Context: an optimization exercise on an open-source flow, tuned for small area and a short achievable clock period. The choices shown serve that exercise and are no tape-out recipe. The RTL was checked by simulation tests, not by an equivalence proof against the original design.

==> flow/design.v, too long to show whole: its modules and the start of the top module <==
// module Sin: 59 lines
// module TrigRangeReducer: 45 lines
// module FP_divider_bw32: 193 lines
// module divider_BW48_v3: 3435 lines
// module FP_extract: 35 lines
// module leadingOneDetector: 27 lines
// module FP_multiplier_bw32: 390 lines
// module multiplier: 7 lines
// module full_adder: 12 lines
// module full_subtractor: 12 lines
// module twoscomplement: 7 lines
// module FloatToFixed32: 21 lines
// module CORDIC: 983 lines
// module CLZ32: 24 lines
// module FixedToFloat32: 28 lines
module Sin(
  input         clock,
  input         reset,
  input  [31:0] io_in,
  output [31:0] io_out
);
  // ...
==> flow/run.sh <==
#!/bin/bash
# synth_recipe.tcl (not shown) runs the flow's synth.tcl, then flattens the netlist and writes it again
# the make line also repeats each setting of config.mk as NAME=value (left out here)
make -C /OpenROAD-flow-scripts/flow DESIGN_CONFIG=/design/flow/config.mk WORK_HOME=/design/flow/orfs CLKGATE_MAP_FILE= SYNTH_SCRIPT=/design/flow/synth_recipe.tcl finish
==> flow/config.mk <==
export PLATFORM = sky130hd
export DESIGN_NAME = Sin
export DESIGN_NICKNAME = Sin
export VERILOG_FILES = /design/flow/design.v
export SDC_FILE = /design/flow/constraint.sdc
export NUM_CORES = 4
export LEC_CHECK = 0
export CAP_MARGIN = 20
export CORE_MARGIN = 2
export CORE_UTILIZATION = 40
export SLEW_MARGIN = 20
==> flow/constraint.sdc <==
create_clock -name core_clock -period 14.0 [get_ports {clock}]
set_input_delay 2.8000 -clock core_clock [delete_from_list [all_inputs] [get_ports {clock}]]
set_output_delay 2.8000 -clock core_clock [all_outputs]
set_load 0.01 [all_outputs]
Fig. 1: met3 routing
Drawn at 1 px/µm.
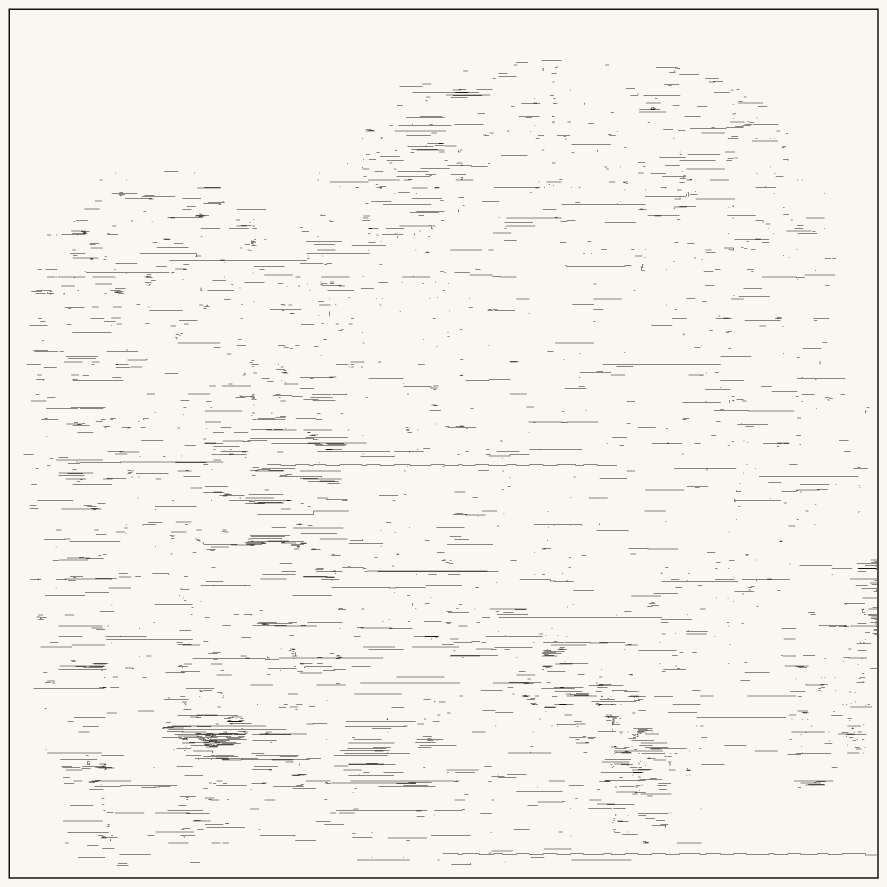
share of all routed wire: 3.4%
nets with wire on the layer: 1607
main direction: horizontal
longest straight run: 163 µm
wire length on this layer: 26.9 mm
routed vias: 259000
total wire length: 795000 µm

Fig. 2: routing congestion map
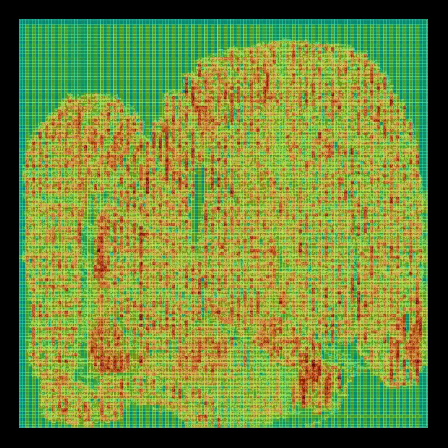
utilization after layout: 0.442
GRT met2 Usage: 0.351
GRT Total Usage: 0.202
WL/cell: 16.7 µm

==> results.toml <==
[run_status]
status = "no timing/DRC/antenna violations"

[yosys]
muxShareOfSynthArea = 0.0186
synth-xor-area-share = 0.109
synth_top_area_share = 0.233
synth_common_cells = "nor2_1, ha_1, dfxtp_1, inv_1, a21oi_1"
synth_cell_types = 132
synth_top_area_cell = "dfxtp_1"
yosys_register_bits = 3473
ys_async_sr_fraction = 0
synthTopCellsByArea = "dfxtp_1, ha_1, xnor2_1"
yosysMostFrequentCell = "nor2_1"
synthSimpleGateAreaFrac = 0.218
synth_area_mm2 = 0.298
synth_nets = 41700
ys_seq_area_frac = 0.233
yosysWarnings = 5
synth_top_family_by_area = "simple AND/OR/NAND/NOR gates"
synth_fa_ha_area_frac = 0.195
synthFlopType = "dfxtp_1"
synth_edf_count = 0
avgSynthCellArea_um2 = 8.01
synth_compound_area_frac = 0.183
synth_cells = 37200

[clocking]
clkLatencyLatePin_ps = 1060
cts_setup_buffers = 0
clock_path_buffers = 4
cts_tree = "yes"
root_buffer = "clkbuf_16"
cts_hold_buf = 0
htreeDepth = 5
cts_buffers = 390
cts_resized = 10
cts.sinks = 3473
clk_pin_slew_ps = 70

[die]
core-area_mm2 = 0.744
ios = 66
dieArea_mm2 = 0.752
die_width_um = 867
initial_core_util = 0.401
tapCellCount = 9889
row_count = 317
fp.dieH_um = 867

[drt]
drc = 0
postRouteAntennaNets = 0
met2_length_um = 372000
first_pass_iters = 6
highest_layer = "met4"
drt_iter0_drc = 14500
via_per_inst = 5.43
wl_met1_um = 377000
route.met3.wl_um = 26900

[layout]
multi_input_gates = 30400
final_cell_area_mm2 = 0.328
largest_reg_flops = 46
n_antenna_cell = 4
final_common_cell = "nor2_1"
multi_input_area_share = 0.662
largest_cell_class = "multi-input gates"
instances_no_fill = 47600
buffers_excl_clock = 693
seq_cell_count = 3473
seqCellArea_mm2 = 0.0695
final-clk-cell-share = 0.0426
fillers = 74000
fin_nets = 41900
multi_input_area_mm2 = 0.218
num-clock-buffers = 510
drive_above_1_share = 0.0575
seq_share = 0.212
final_cell_mix = "nor2_1, ha_1, dfxtp_1"
buffer_area_frac = 0.0170
area_growth_pct = 10.2
inv_count = 2504

[placement]
dp_slack_ps = -326
placedCellCount = 46900
hpwl_um = 636000
gp_congestion = 0.900
portBuffers = 65
place_area_mm2 = 0.312

[worst_setup_path]
crit_buf_inv = 6
max_stage_delay_ps = 450
critPathCaptureType = "flop"
slowest_stage = "or4_1"
crit_cells = 76
rrSetupSlack_ps = 810
start_kind = "flop"
crit_type = "flop to flop"
cp_top_family = "compound AO/OA/AOI/OAI gates"
cp.arrival_ps = 14090
cp_common_cell = "o21bai_1"
cp_data_required_time_ps = 14910
r2r_cells = 76
critPathMaxFanout = 4

[timing]
slew_headroom = 0.202
finalClockSkew_ps = 79.0
period_share = 0.942
tns_ps = 0
finalWorstPathRequiredPeriod_ps = 13190
holdWs_ps = 315
finalSetupViolations = 0
hold_viol = 0
slew_violations = 0
fin_ws_ps = 814
fmax_ghz = 0.0758
tightest_slew_ps = 1190

[grt]
grt_use_met1 = 0.271
antenna_found_initial = 10
grt_pass1_wl_um = 1290000
use_met3 = 0.0160
first_global_vias = 248000
grt_max_degree = 195
gr-total-overflow = 0
top_usage_layer = "met2"

[min_path]
hp-class = "flop to flop"
hold_depth = 0

[run]
drv_cap = 0

## afterwards: timing with drivers on the ports
The results above use ideal ports. As a check the final layout listed here was re-extracted and re-timed, cells and wires unchanged. Step 1 sets driving cells, clkbuf_16 on the clock port and buf_2 on the other inputs (assumed; they add their load-dependent delay and slew). Step 2 moves the port delays by t, midway between the first and last clock arrival at a register: inputs arrive t later, outputs are due t later. That takes back most of the time a late clock gives input paths. Three values: ideal, step 1, step 2; two values: the first two.
t, ns: 1.166
setup slack, ns: 0.814 / 0.814 / 0.814
hold WS [ns]: 0.315 / 0.315 / 0.315
worst register clock-pin slew, ns: 0.08 / 0.08
After both steps this run still meets setup and hold. The setup slack of this run moves by 0.000 ns with the drivers and by 0.000 ns with both steps.
